This design comes from an exercise in tuning for small area and a short achievable clock period on the open sky130 flow, not from production work.
Function was checked by simulation only, so behaviour that the tests miss may differ from the original.

`config.mk`:
```
export PLATFORM = sky130hd
export DESIGN_NAME = Cordic_Sin_Cos
export DESIGN_NICKNAME = Cordic_Sin_Cos
export VERILOG_FILES = /design/flow/design.v
export SDC_FILE = /design/flow/constraint.sdc
export NUM_CORES = 4
export LEC_CHECK = 0
export CAP_MARGIN = 20
export CORE_MARGIN = 2
export CORE_UTILIZATION = 40
export PLACE_DENSITY = 0.6
export SLEW_MARGIN = 20
```
`constraint.sdc`:
```
create_clock -name core_clock -period 5.0 [get_ports {clk}]
set_input_delay 1.0000 -clock core_clock [delete_from_list [all_inputs] [get_ports {clk}]]
set_output_delay 1.0000 -clock core_clock [all_outputs]
set_load 0.01 [all_outputs]
```
`design.v`:
```
`timescale 1ns / 1ps
module  Cordic_Pre
(
	input				Clk,
	input				reset,
	input  [19:0]	Phase_in,
	output [19:0]	Phase_pre,
	output [4:0]	Quadrant_flag
);
parameter	PI_2 	 = 20'd131071; 
parameter	PI		 = 20'd262143; 
parameter	PI_3_2 = 20'd393215; 
parameter	PI_2b	 = 20'd524287; 
reg [19:0]	Phase_pre_r;
reg [19:0]	Phase_pre_r0;
reg [1:0]	Quadrant_flag_r;
reg [2:0]	Special_Point;
always@( posedge Clk or posedge reset )
begin
	if( reset )
		Phase_pre_r0 <= 20'd0;
	else if(Phase_in == 20'h80000)
		Phase_pre_r0 <= 20'd0;
	else if(Phase_in[19] == 1'd1)
		Phase_pre_r0 <= Phase_in + PI_2b;
	else
		Phase_pre_r0 <= Phase_in;
end
always@( posedge Clk or posedge reset )
begin
	if( reset )
		begin
			Quadrant_flag_r <= 2'b00;
			Phase_pre_r <= 18'd0;
		end
	else if( Phase_pre_r0 <= PI_2 ) 
		begin
			Quadrant_flag_r <= 2'b00;
			Phase_pre_r <= Phase_pre_r0;
		end
	else if( Phase_pre_r0 <= PI ) 
		begin
			Quadrant_flag_r <= 2'b01;
			Phase_pre_r <= PI - Phase_pre_r0;
		end
	else if( Phase_pre_r0 <= PI_3_2 ) 
		begin
			Quadrant_flag_r <= 2'b11;
			Phase_pre_r <= Phase_pre_r0 - PI;
		end
	else 
		begin
			Quadrant_flag_r <= 2'b10;
			Phase_pre_r <= PI_2b - Phase_pre_r0;
		end
end
always@( posedge Clk or posedge reset )
begin
	if( reset )
		Special_Point <= 3'b000;
	else if( Phase_pre_r0 == 0 ) 
		Special_Point <= 3'b001;
	else if( Phase_pre_r0 == PI_2 ) 
		Special_Point <= 3'b010;
	else if( Phase_pre_r0 == PI ) 
		Special_Point <= 3'b011;
	else if( Phase_pre_r0 == PI_3_2 ) 
		Special_Point <= 3'b100;
	else 
		Special_Point <= 3'b000;
end
assign Phase_pre = Phase_pre_r;
assign Quadrant_flag = {Special_Point,Quadrant_flag_r};
endmodule
`timescale 1ns / 1ps
module  Cordic_Post
(
	input			Clk,
	input			reset,
	input  [19:0]	ret_x,
	input  [19:0]	ret_y,
	input  [4:0]	Quadrant,
	output [19:0]	Sin,
	output [19:0]	Cos
);
reg  [19:0]	sin_r;
reg  [19:0]	cos_r;
always@(posedge Clk or posedge reset)
begin
	if(reset)
		begin
			sin_r <= 20'd0;
			cos_r <= 20'd0;
		end
	else
		case(Quadrant)
			5'b00000: 
				begin
					sin_r <= ret_y;
					cos_r <= ret_x;
				end
			5'b00001: 
				begin
					sin_r <= ret_y;
					cos_r <= 0 - ret_x;
				end
			5'b00010: 
				begin
					sin_r <= 0 - ret_y;
					cos_r <= ret_x;
				end
			5'b00011: 
				begin
					sin_r <= 0 - ret_y;
					cos_r <= 0 - ret_x;
				end
			5'b00100,5'b00101,5'b00110,5'b00111: 
				begin
					sin_r <= 20'd0;
					cos_r <= 20'd32767;
				end
			5'b01000,5'b01001,5'b01010,5'b01011: 
				begin
					sin_r <= 20'd32767;
					cos_r <= 20'd0;
				end
			5'b01100,5'b01101,5'b01110,5'b01111: 
				begin
					sin_r <= 20'd0;
					cos_r <= 20'd1015809;
				end
			5'b10000,5'b10001,5'b10010,5'b10011: 
				begin
					sin_r <= 20'd1015809;
					cos_r <= 20'd0;
				end
			default:;
		endcase
end
assign  Sin = sin_r;
assign  Cos = cos_r;
endmodule
`timescale 1ns / 1ps
module Cordic_Sin_Cos
(
	input				clk,
	input				reset,
	input  [19:0] 	Phase_in,
	output [15:0] 	Sin,
	output [15:0] 	Cos
);
parameter  rot1	= 19'd65536;	 
parameter  rot2	= 19'd38688;	 
parameter  rot3	= 19'd20442;	 
parameter  rot4	= 19'd10377;	 
parameter  rot5	= 19'd5208;		 
parameter  rot6	= 19'd2607;		 
parameter  rot7	= 19'd1304;		 
parameter  rot8	= 19'd652;		 
parameter  rot9	= 19'd326;		 
parameter  rot10	= 19'd163;		 
parameter  rot11	= 19'd81;		 
parameter  rot12	= 19'd41;		 
parameter  rot13	= 19'd20;		 
parameter  rot14	= 19'd10;		 
parameter  rot15	= 19'd5;			 
parameter  rot16	= 19'd3;			 
parameter  rot17	= 19'd1;			 
parameter  X_START = 24'd2546925; 
reg  [24:0]		x0,y0;
reg  [24:0]		x1,y1;
reg  [24:0]		x2,y2;
reg  [24:0]		x3,y3;
reg  [24:0]		x4,y4;
reg  [24:0]		x5,y5;
reg  [24:0]		x6,y6;
reg  [24:0]		x7,y7;
reg  [24:0]		x8,y8;
reg  [24:0]		x9,y9;
reg  [24:0]		x10,y10;
reg  [24:0]		x11,y11;
reg  [24:0]		x12,y12;
reg  [24:0]		x13,y13;
reg  [24:0]		x14,y14;
reg  [24:0]		x15,y15;
reg  [24:0]		x16,y16;
reg  [24:0]		x17,y17;
reg  [19:0]		z0;
reg  [19:0]		z1;
reg  [19:0]		z2;
reg  [19:0]		z3;
reg  [19:0]		z4;
reg  [19:0]		z5;
reg  [19:0]		z6;
reg  [19:0]		z7;
reg  [19:0]		z8;
reg  [19:0]		z9;
reg  [19:0]		z10;
reg  [19:0]		z11;
reg  [19:0]		z12;
reg  [19:0]		z13;
reg  [19:0]		z14;
reg  [19:0]		z15;
reg  [19:0]		z16;
reg  [19:0]		z17;
reg  [4:0]		Quadrant_r[17:0];
reg  [19:0]		ret_x;
reg  [19:0]		ret_y;
reg  [4:0]		Quadrant;
wire [19:0]		Phase_pre;
wire [4:0]		Quadrant_flag;
wire [19:0]		Sin_w;
wire [19:0]		Cos_w;
Cordic_Pre  Cordic_Pre_Iint 
(
	.Clk				( clk ),
	.reset			( reset ),
	.Phase_in		( Phase_in ),
	.Phase_pre		( Phase_pre ),
	.Quadrant_flag	( Quadrant_flag )
);
always@(posedge clk or posedge reset)
begin
	if(reset)
		begin
			x0 <= 25'd0;
			y0 <= 25'd0;
			z0 <= 20'd0;
		end
	else 
		begin
			x0 <= {1'd0,X_START};
			y0 <= 25'd0;
			z0 <= Phase_pre;
		end
end
always@(posedge clk or posedge reset)
begin
	if(reset)
		begin
			x1 <= 25'd0;
			y1 <= 25'd0;
			z1 <= 20'd0;
		end
	else if(z0[19] == 0)
		begin
			x1 <= x0 - y0;
			y1 <= y0 + x0;
			z1 <= z0 - rot1;
		end
	else
		begin
			x1 <= x0 + y0;
			y1 <= y0 - x0;
			z1 <= z0 + rot1;
		end
end
always@(posedge clk or posedge reset)
begin
	if(reset)
		begin
			x2 <= 25'd0;
			y2 <= 25'd0;
			z2 <= 20'd0;
		end
	else if(z1[19] == 0)
		begin
			x2 <= x1 - {{1{y1[24]}},y1[24:1]};
			y2 <= y1 + {{1{x1[24]}},x1[24:1]};
			z2 <= z1 - rot2;
		end
	else
		begin
			x2 <= x1 + {{1{y1[24]}},y1[24:1]};
			y2 <= y1 - {{1{x1[24]}},x1[24:1]};
			z2 <= z1 + rot2;
		end
end
always@(posedge clk or posedge reset)
begin
	if(reset)
		begin
			x3 <= 25'd0;
			y3 <= 25'd0;
			z3 <= 20'd0;
		end
	else if(z2[19] == 0)
		begin
			x3 <= x2 - {{2{y2[24]}},y2[24:2]};
			y3 <= y2 + {{2{x2[24]}},x2[24:2]};
			z3 <= z2 - rot3;
		end
	else
		begin
			x3 <= x2 + {{2{y2[24]}},y2[24:2]};
			y3 <= y2 - {{2{x2[24]}},x2[24:2]};
			z3 <= z2 + rot3;
		end
end
always@(posedge clk or posedge reset)
begin
	if(reset)
		begin
			x4 <= 25'd0;
			y4 <= 25'd0;
			z4 <= 20'd0;
		end
	else if(z3[19] == 0)
		begin
			x4 <= x3 - {{3{y3[24]}},y3[24:3]};
			y4 <= y3 + {{3{x3[24]}},x3[24:3]};
			z4 <= z3 - rot4;
		end
	else
		begin
			x4 <= x3 + {{3{y3[24]}},y3[24:3]};
			y4 <= y3 - {{3{x3[24]}},x3[24:3]};
			z4 <= z3 + rot4;
		end
end
always@(posedge clk or posedge reset)
begin
	if(reset)
		begin
			x5 <= 25'd0;
			y5 <= 25'd0;
			z5 <= 20'd0;
		end
	else if(z4[19] == 0)
		begin
			x5 <= x4 - {{4{y4[24]}},y4[24:4]};
			y5 <= y4 + {{4{x4[24]}},x4[24:4]};
			z5 <= z4 - rot5;
		end
	else 
		begin
			x5 <= x4 + {{4{y4[24]}},y4[24:4]};
			y5 <= y4 - {{4{x4[24]}},x4[24:4]};
			z5 <= z4 + rot5;
		end
end
always@(posedge clk or posedge reset)
begin
	if(reset)
		begin
			x6 <= 25'd0;
			y6 <= 25'd0;
			z6 <= 20'd0;
		end
	else if(z5[19] == 0)
		begin
			x6 <= x5 - {{5{y5[24]}},y5[24:5]};
			y6 <= y5 + {{5{x5[24]}},x5[24:5]};
			z6 <= z5 - rot6;
		end
	else
		begin
			x6 <= x5 + {{5{y5[24]}},y5[24:5]};
			y6 <= y5 - {{5{x5[24]}},x5[24:5]};
			z6 <= z5 + rot6;
		end
end
always@(posedge clk or posedge reset)
begin
	if(reset)
		begin
			x7 <= 25'd0;
			y7 <= 25'd0;
			z7 <= 20'd0;
		end
	else if(z6[19] == 0)
		begin
			x7 <= x6 - {{6{y6[24]}},y6[24:6]};
			y7 <= y6 + {{6{x6[24]}},x6[24:6]};
			z7 <= z6 - rot7;
		end
	else  
		begin
			x7 <= x6 + {{6{y6[24]}},y6[24:6]};
			y7 <= y6 - {{6{x6[24]}},x6[24:6]};
			z7 <= z6 + rot7;
		end
end
always@(posedge clk or posedge reset)
begin
	if(reset)
		begin
			x8 <= 25'd0;
			y8 <= 25'd0;
			z8 <= 20'd0;
		end
	else if(z7[19] == 0)
		begin
			x8 <= x7 - {{7{y7[24]}},y7[24:7]};
			y8 <= y7 + {{7{x7[24]}},x7[24:7]};
			z8 <= z7 - rot8;
		end
	else 
		begin
			x8 <= x7 + {{7{y7[24]}},y7[24:7]};
			y8 <= y7 - {{7{x7[24]}},x7[24:7]};
			z8 <= z7 + rot8;
		end
end
always@(posedge clk or posedge reset)
begin
	if(reset)
		begin
			x9 <= 25'd0;
			y9 <= 25'd0;
			z9 <= 20'd0;
		end
	else if(z8[19] == 0)
		begin
			x9 <= x8 - {{8{y8[24]}},y8[24:8]};
			y9 <= y8 + {{8{x8[24]}},x8[24:8]};
			z9 <= z8 - rot9;
		end
	else  
		begin
			x9 <= x8 + {{8{y8[24]}},y8[24:8]};
			y9 <= y8 - {{8{x8[24]}},x8[24:8]};
			z9 <= z8 + rot9;
		end
end
always@(posedge clk or posedge reset)
begin
	if(reset)
		begin
			x10 <= 25'd0;
			y10 <= 25'd0;
			z10 <= 20'd0;
		end
	else if(z9[19] == 0)
		begin
			x10 <= x9 - {{9{y9[24]}},y9[24:9]};
			y10 <= y9 + {{9{x9[24]}},x9[24:9]};
			z10 <= z9 - rot10;
		end
	else 
		begin
			x10 <= x9 + {{9{y9[24]}},y9[24:9]};
			y10 <= y9 - {{9{x9[24]}},x9[24:9]};
			z10 <= z9 + rot10;
		end
end
always@(posedge clk or posedge reset)
begin
	if(reset)
		begin
			x11 <= 25'd0;
			y11 <= 25'd0;
			z11 <= 20'd0;
		end
	else if(z10[19] == 0)
		begin
			x11 <= x10 - {{10{y10[24]}},y10[24:10]};
			y11 <= y10 + {{10{x10[24]}},x10[24:10]};
			z11 <= z10 - rot11;
		end
	else 
		begin
			x11 <= x10 + {{10{y10[24]}},y10[24:10]};
			y11 <= y10 - {{10{x10[24]}},x10[24:10]};
			z11 <= z10 + rot11;
		end
end
always@(posedge clk or posedge reset)
begin
	if(reset)
		begin
			x12 <= 25'd0;
			y12 <= 25'd0;
			z12 <= 20'd0;
		end
	else if(z11[19] == 0)
		begin
			x12 <= x11 - {{11{y11[24]}},y11[24:11]};
			y12 <= y11 + {{11{x11[24]}},x11[24:11]};
			z12 <= z11 - rot12;
		end
	else 
		begin
			x12 <= x11 + {{11{y11[24]}},y11[24:11]};
			y12 <= y11 - {{11{x11[24]}},x11[24:11]};
			z12 <= z11 + rot12;
		end
end
always@(posedge clk or posedge reset)
begin
	if(reset)
		begin
			x13 <= 25'd0;
			y13 <= 25'd0;
			z13 <= 20'd0;
		end
	else if(z12[19] == 0)
		begin
			x13 <= x12 - {{12{y12[24]}},y12[24:12]};
			y13 <= y12 + {{12{x12[24]}},x12[24:12]};
			z13 <= z12 - rot13;
		end
	else 
		begin
			x13 <= x12 + {{12{y12[24]}},y12[24:12]};
			y13 <= y12 - {{12{x12[24]}},x12[24:12]};
			z13 <= z12 + rot13;
		end
end
always@(posedge clk or posedge reset)
begin
	if(reset)
		begin
			x14 <= 25'd0;
			y14 <= 25'd0;
			z14 <= 20'd0;
		end
	else if(z13[19] == 0)
		begin
			x14 <= x13 - {{13{y13[24]}},y13[24:13]};
			y14 <= y13 + {{13{x13[24]}},x13[24:13]};
			z14 <= z13 - rot14;
		end
	else 
		begin
			x14 <= x13 + {{13{y13[24]}},y13[24:13]};
			y14 <= y13 - {{13{x13[24]}},x13[24:13]};
			z14 <= z13 + rot14;
		end
end
always@(posedge clk or posedge reset)
begin
	if(reset)
		begin
			x15 <= 25'd0;
			y15 <= 25'd0;
			z15 <= 20'd0;
		end
	else if(z14[19] == 0)
		begin
			x15 <= x14 - {{14{y14[24]}},y14[24:14]};
			y15 <= y14 + {{14{x14[24]}},x14[24:14]};
			z15 <= z14 - rot15;
		end
	else 
		begin
			x15 <= x14 + {{14{y14[24]}},y14[24:14]};
			y15 <= y14 - {{14{x14[24]}},x14[24:14]};
			z15 <= z14 + rot15;
		end
end
always@(posedge clk or posedge reset)
begin
	if(reset)
		begin
			x16 <= 25'd0;
			y16 <= 25'd0;
			z16 <= 20'd0;
		end
	else if(z15[19] == 0)
		begin
			x16 <= x15 - {{15{y15[24]}},y15[24:15]};
			y16 <= y15 + {{15{x15[24]}},x15[24:15]};
			z16 <= z15 - rot16;
		end
	else 
		begin
			x16 <= x15 + {{15{y15[24]}},y15[24:15]};
			y16 <= y15 - {{15{x15[24]}},x15[24:15]};
			z16 <= z15 + rot16;
		end
end
always@(posedge clk or posedge reset)
begin
	if(reset)
		begin
			x17 <= 25'd0;
			y17 <= 25'd0;
			z17 <= 20'd0;
		end
	else if(z16[19] == 0)
		begin
			x17 <= x16 - {{16{y16[24]}},y16[24:16]};
			y17 <= y16 + {{16{x16[24]}},x16[24:16]};
			z17 <= z16 - rot17;
		end
	else 
		begin
			x17 <= x16 + {{16{y16[24]}},y16[24:16]};
			y17 <= y16 - {{16{x16[24]}},x16[24:16]};
			z17 <= z16 + rot17;
		end
end
always@(posedge clk or posedge reset)
begin
	if(reset)
		begin
			Quadrant_r[0] <= 4'b0000;
			Quadrant_r[1] <= 4'b0000;
			Quadrant_r[2] <= 4'b0000;
			Quadrant_r[3] <= 4'b0000;
			Quadrant_r[4] <= 4'b0000;
			Quadrant_r[5] <= 4'b0000;
			Quadrant_r[6] <= 4'b0000;
			Quadrant_r[7] <= 4'b0000;
			Quadrant_r[8] <= 4'b0000;
			Quadrant_r[9] <= 4'b0000;
			Quadrant_r[10] <= 4'b0000;
			Quadrant_r[11] <= 4'b0000;
			Quadrant_r[12] <= 4'b0000;
			Quadrant_r[13] <= 4'b0000;
			Quadrant_r[14] <= 4'b0000;
			Quadrant_r[15] <= 4'b0000;
			Quadrant_r[16] <= 4'b0000;
			Quadrant_r[17] <= 4'b0000;
			Quadrant <= 4'b0000;
		end
	else
		begin
			Quadrant_r[0] <= Quadrant_flag;
			Quadrant_r[1] <= Quadrant_r[0];
			Quadrant_r[2] <= Quadrant_r[1];
			Quadrant_r[3] <= Quadrant_r[2];
			Quadrant_r[4] <= Quadrant_r[3];
			Quadrant_r[5] <= Quadrant_r[4];
			Quadrant_r[6] <= Quadrant_r[5];
			Quadrant_r[7] <= Quadrant_r[6];
			Quadrant_r[8] <= Quadrant_r[7];
			Quadrant_r[9] <= Quadrant_r[8];
			Quadrant_r[10] <= Quadrant_r[9];
			Quadrant_r[11] <= Quadrant_r[10];
			Quadrant_r[12] <= Quadrant_r[11];
			Quadrant_r[13] <= Quadrant_r[12];
			Quadrant_r[14] <= Quadrant_r[13];
			Quadrant_r[15] <= Quadrant_r[14];
			Quadrant_r[16] <= Quadrant_r[15];
			Quadrant_r[17] <= Quadrant_r[16];
			Quadrant <= Quadrant_r[17];
		end
end
always@(posedge clk or posedge reset)
begin
	if(reset)
		ret_x <= 20'd0;
	else if(x17[24]==0 && x17[6]==1)
		ret_x <= {{2{x17[24]}},x17[24:7]} + 20'd1;
	else if(x17[24]==0 && x17[6]==0)
		ret_x <= {{2{x17[24]}},x17[24:7]};
	else if(x17[24]==1 && x17[6]==1)
		ret_x <= {{2{x17[24]}},x17[24:7]} - 20'd1;
	else 
		ret_x <= {{2{x17[24]}},x17[24:7]};
end
always@(posedge clk or posedge reset)
begin
	if(reset)
		ret_y <= 20'd0;
	else if(y17[24]==0 && y17[6]==1)
		ret_y <= {{2{y17[24]}},y17[24:7]} + 20'd1;
	else if(y17[24]==0 && y17[6]==0)
		ret_y <= {{2{y17[24]}},y17[24:7]};
	else if(y17[24]==1 && y17[6]==1)
		ret_y <= {{2{y17[24]}},y17[24:7]} - 20'd1;
	else 
		ret_y <= {{2{y17[24]}},y17[24:7]};
end
Cordic_Post  Cordic_Post_Init
(
	.Clk			( clk ),
	.reset			( reset ),
	.ret_x			( ret_x ),
	.ret_y			( ret_y ),
	.Quadrant		( Quadrant ),
	.Sin			( Sin_w ),
	.Cos			( Cos_w )
);
assign Sin = {Sin_w[19],Sin_w[14:0]};
assign Cos = {Cos_w[19],Cos_w[14:0]};
endmodule
```
`run.sh`:
```
#!/bin/bash
# synth_recipe.tcl (not shown) runs the flow's synth.tcl, then flattens the netlist and writes it again
# the make line also repeats each setting of config.mk as NAME=value (left out here)
make -C /OpenROAD-flow-scripts/flow DESIGN_CONFIG=/design/flow/config.mk WORK_HOME=/design/flow/orfs CLKGATE_MAP_FILE= SYNTH_SCRIPT=/design/flow/synth_recipe.tcl finish
```
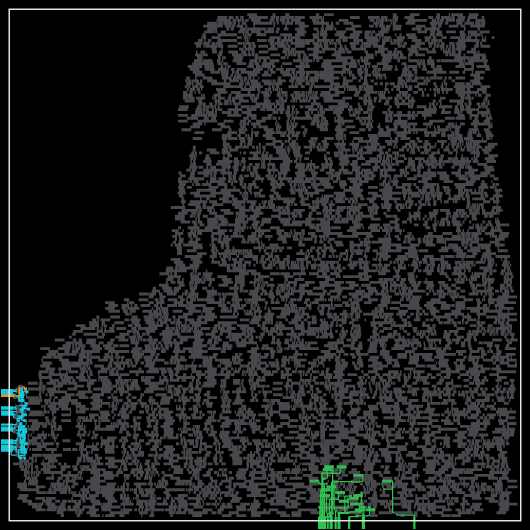
*Port wiring*
Cyan is Phase_in, bits 20, direction input, edge left, end cells 43, wire 428 um. Green is Sin, bits 16, direction output, edge bottom, end cells 16, wire 762 um. Orange is reset, bits 1, direction input, edge left, end cells 1, wire 21.6 um.
number of top-level pins: 54
count of buffers from port buffering: 53

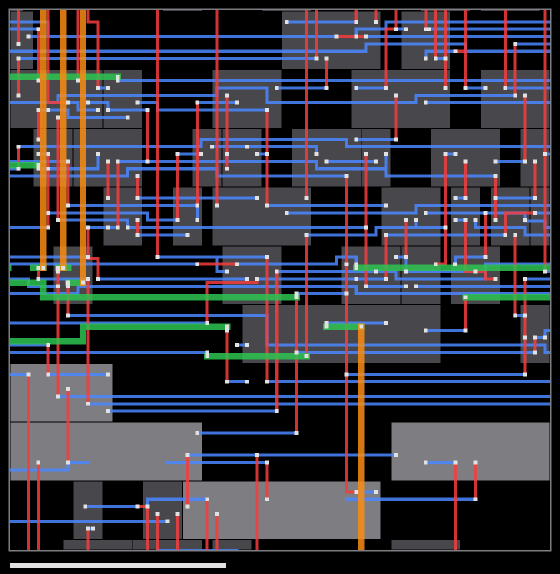
*Close-up of the layout*
The bar under the picture is 10 um long. Region (228, 228) to (253, 253) um. Cells in grey, sequential cells in the stronger grey; small squares are vias.
Red is M2. Green is M3. Blue is M1. Orange is M4.
34 logic cells have their middle in the window. Sequential cells in the window: 4. Netlist names of flops here include y7 (3), x7 (1).

==> results.txt <==
The number of standard cells after synthesis came out at 9,692. The uppermost signal routing layer after detailed routing is met4. Synthesis inferred 1,322 register bits. The critical path arrival came out at 5.23 ns. The total clock sinks came out at 1,322.

The mean routed wirelength per cell is 17.6 um. The first global-routing pass estimated 370,000 um of wire. The headroom to the max-slew limit is between 20% and 30%. The area of the mapped netlist came out at 91,300 um2.

STA classifies the critical path startpoint as a flop. The via count of the first global-routing pass came out at approximately 70,000. The die area is between 200,000 and 250,000 um2. Once the floorplan was initialized, standard cells occupied 40.2% of the core.

The maximum frequency from static timing analysis came out at about 220 MHz. The synthesized netlist contains 89 unique library cells.

Clock latency on the worst-skew pair, taken at its later pin, is 0.84 ns. The clock skew is 0.0547 ns. The aggregate global routing overflow is 0. Leaving out fill and tap cells, the most frequent cells in the layout are 1,321 x dfrtp_1, 1,054 x ha_1, 1,001 x a21oi_1. The average size of a mapped cell is 9.42 um2. The count of routing violations after the opening detailed-route iteration came out at 4,164. The worst setup path is captured at a flop.

The overall global routing resource usage is 19.5%. The post-route met1 wirelength came out at ~100,000 um. The clock period could shrink to 4.48 ns.

The vertical die dimension is 482 um. The max-cap check violation count is 0.

The clock tree synthesis step divided the H-tree into 4 levels. The post-CTS setup buffer count is 0. The detailed-router iteration count before antenna repair came out at 6. The async set-or-reset flop fraction in the synthesized netlist is 100%.

STA puts the critical path data required time at 5.75 ns. The number of cells in the design after placement came out at 12,700. The critical-path maximum fanout came out at 5. Entering global routing, the biggest net connects 141 pins. The fraction of layout instances using a drive strength above 1 came out at 4.46%. The post-detailed-placement half-perimeter wirelength came out at 181,000 um. At the pin with the least slew margin, the transition time is between 1 and 1.5 ns. The antenna violation net count after detailed routing came out at 0. The total wire length is ~230,000 um. The critical path in this run is classified as reg -> reg. The number of rows in the core area is about 180. The deepest clock path buffer count came out at 3. The number of vias per cell is 5.43. After synthesis, flip-flops and latches occupy a little over a third of the total area.

The register bank with the most flops is Quadrant_r. The number of buffers inserted by hold repair at cts is 0. Buffers inserted during clock tree synthesis total 149. Setup repair after global routing left no endpoint under its margin.

The number of endpoints with negative hold slack in the final report came out at 0. The flow ran to the end and the layout has no timing, DRC or antenna violations. The synthesis-to-finish area growth came out at 10.8%. The setup TNS is 0 ns. The clock-pin slew on the worst setup and hold paths came out at 0.06 ns. The floorplan step defined a core boundary enclosing 227,000 um2. The initial antenna violation count came to 4.

The number of instances resized during post-cts repair is 0. The tree is rooted in a clkbuf_16. Setup violations remaining at the end of the flow were counted as 0.

Yosys mapped a number of flops with a built-in enable equal to 0. The width of the die is 482 um. The count of nets after finishing came out at 11,000. The filler-free cell count of the finished design is 13,000. The number of pins exceeding their max-slew limit in the final report came out at 0.

The path class of the tightest hold or removal check is reg -> reg. The most used flip-flop cell after synthesis is dfrtp_1. The period utilization came out at 89.6%. The number of nets handed over by synthesis was 10,800. The number of flip-flops in the largest register is 90. The number of remaining DRC errors is 0. Summed over all nets, wire length on met2 after detailed routing comes to 108,000 um. The final weighted congestion of routability-driven global placement is 0.899.

The via count of the routed design is 70,500. The library cell used most frequently in the layout, excluding fill and tap cells, is dfrtp_1. TritonCTS built the clock tree. The met3 wire length is 8970 um. The count of warnings emitted by yosys is 4.
-- synthesized netlist by cell type (21+ instances only) --
| cell | count | area share, % |
|---|---|---|
| dfrtp_1 | 1322 | 36 |
| ha_1 | 1054 | 14 |
| a21oi_1 | 1001 | 5.5 |
| xnor2_1 | 883 | 8.5 |
| nor2_1 | 853 | 3.5 |
| xor2_1 | 479 | 4.6 |
| nand2_1 | 475 | 2.0 |
| inv_1 | 452 | 1.9 |
| a21o_1 | 393 | 3.2 |
| o21ai_0 | 308 | 1.7 |
| nor3_1 | 301 | 1.7 |
| nand3_1 | 161 | 0.88 |
| o21ai_1 | 156 | 0.86 |
| o21a_1 | 151 | 1.2 |
| nor2b_1 | 139 | 0.95 |
| clkbuf_1 | 135 | 0.56 |
| nand2b_1 | 126 | 0.86 |
| a31oi_1 | 113 | 0.77 |
| o21bai_1 | 97 | 0.80 |
| and3_1 | 82 | 0.56 |
| a211oi_1 | 76 | 0.63 |
| or3_1 | 72 | 0.49 |
| nor4_1 | 64 | 0.44 |
| mux2i_1 | 61 | 0.67 |
| nand4_1 | 59 | 0.40 |
| mux2_2 | 47 | 0.58 |
| fa_1 | 44 | 0.96 |
| and2_1 | 39 | 0.27 |
| o31ai_1 | 31 | 0.25 |
| o41ai_1 | 30 | 0.29 |
| nor3b_1 | 27 | 0.22 |
| buf_1 | 25 | 0.10 |
| o211ai_1 | 24 | 0.20 |
| a211o_1 | 23 | 0.22 |
| a221oi_1 | 22 | 0.21 |
| or2_2 | 22 | 0.15 |
| or4_1 | 21 | 0.17 |
-- critical path, cell delays in order (launching register included) --
cell and delay [ns]:
dfrtp_1 0.41, nor2_1 0.18, nor4b_1 0.37, nand2b_1 0.14, nor4_1 0.23, buf_4 0.18, nor2_1 0.04, xnor2_1 0.16
ha_1 0.34, a21oi_1 0.17, nor2b_1 0.07, o21ai_1 0.12, nand2b_1 0.08, a221oi_1 0.51, a311oi_1 0.25, and4_1 0.28
or3_1 0.38, a221oi_1 0.34, xnor2_1 0.16
-- cell families after synthesis --
logic type	after synthesis	share of synthesized area [%]
AO/OA/AOI/OAI	2675	18.3
multiplexers	110	1.27
other	1	0.00411
adder cells (fa/ha/maj)	1098	15.4
XOR/XNOR	1362	13.1
AND/OR/NAND/NOR	2505	13.1
flip-flops	1322	36.2
buffers and inverters	619	2.55
-- layout make-up --
class	instances	area, um2
Antenna cell	11	27.5
Clock buffer	210	4250
Clock inverter	59	990
Fill cell	21400	126000
Inverter	458	1720
Multi-Input combinational cell	7751	55900
Sequential cell	1322	33100
Tap cell	3009	3760
Timing Repair Buffer	152	1450
-- per-stage QoR --
| step | utilization, % | worst slack (ns) | hold WS, ns | cell area, um2 |
|---|---|---|---|---|
| 2_1_floorplan | - | -14.28 | 0.331 | 91300 |
| 3_3_place_gp | 42.2 | 0.615 | 0.332 | 95900 |
| 3_5_place_dp | 42.2 | 0.672 | 0.335 | 95900 |
| 4_1_cts | 44.5 | 0.649 | 0.344 | 101000 |
| 5_1_grt | 44.6 | 0.185 | 0.346 | 101000 |
| 6_report | 44.6 | 0.519 | 0.332 | 101000 |
-- layer usage --
metal | vias to the layer above | global-route usage (%)
li1 | 34800 | -
met5 | - | 0
met3 | 342 | 2.59
met1 | 34000 | 25.9
met2 | 1337 | 32.7
met4 | 0 | 6.31
-- path summary, 6_finish.rpt --
check | slack, ns | startpoint | endpoint | cells past startpoint
worst max-delay path | 0.52 | x12[14] | y13[24] | 18
worst min-delay path | 0.33 | Quadrant_r[16][1] | Quadrant_r[17][1] | 0
worst max register to register | 0.52 | x12[14] | y13[24] | 18
worst min register to register | 0.33 | Quadrant_r[16][1] | Quadrant_r[17][1] | 0
max in group asynchronous | 2.98 | reset | z11[19] | 3
min in group asynchronous | 0.70 | reset | Cordic_Pre_Iint.Phase_pre_r0[5] | 2

## afterwards: timing with drivers on the ports
The results above use ideal ports. As a check the final layout listed here was re-extracted and re-timed, cells and wires unchanged.
Step 1 (the two cells are an assumption about what drives the block):
set clk [get_ports {clk}]
set_driving_cell -lib_cell sky130_fd_sc_hd__clkbuf_16 $clk
set_driving_cell -lib_cell sky130_fd_sc_hd__buf_2 [delete_from_list [all_inputs] $clk]
Step 2 also shifts input and output timing later by t, the mid clock arrival at the registers, as if the neighbouring blocks saw the same clock.
Three values: ideal ports, drivers, drivers and shift; two values: the first two.
shift t [ns]: 0.891
slack for setup (ns): 0.519 / 0.519 / 0.519
hold slack, ns: 0.332 / 0.332 / 0.332
worst setup path after step 2: register to register
worst register clock-pin slew, ns: 0.07 / 0.07
After both steps this run still meets setup and hold. For this run, drivers alone change the setup slack by 0.000 ns; drivers and shift together by 0.000 ns.
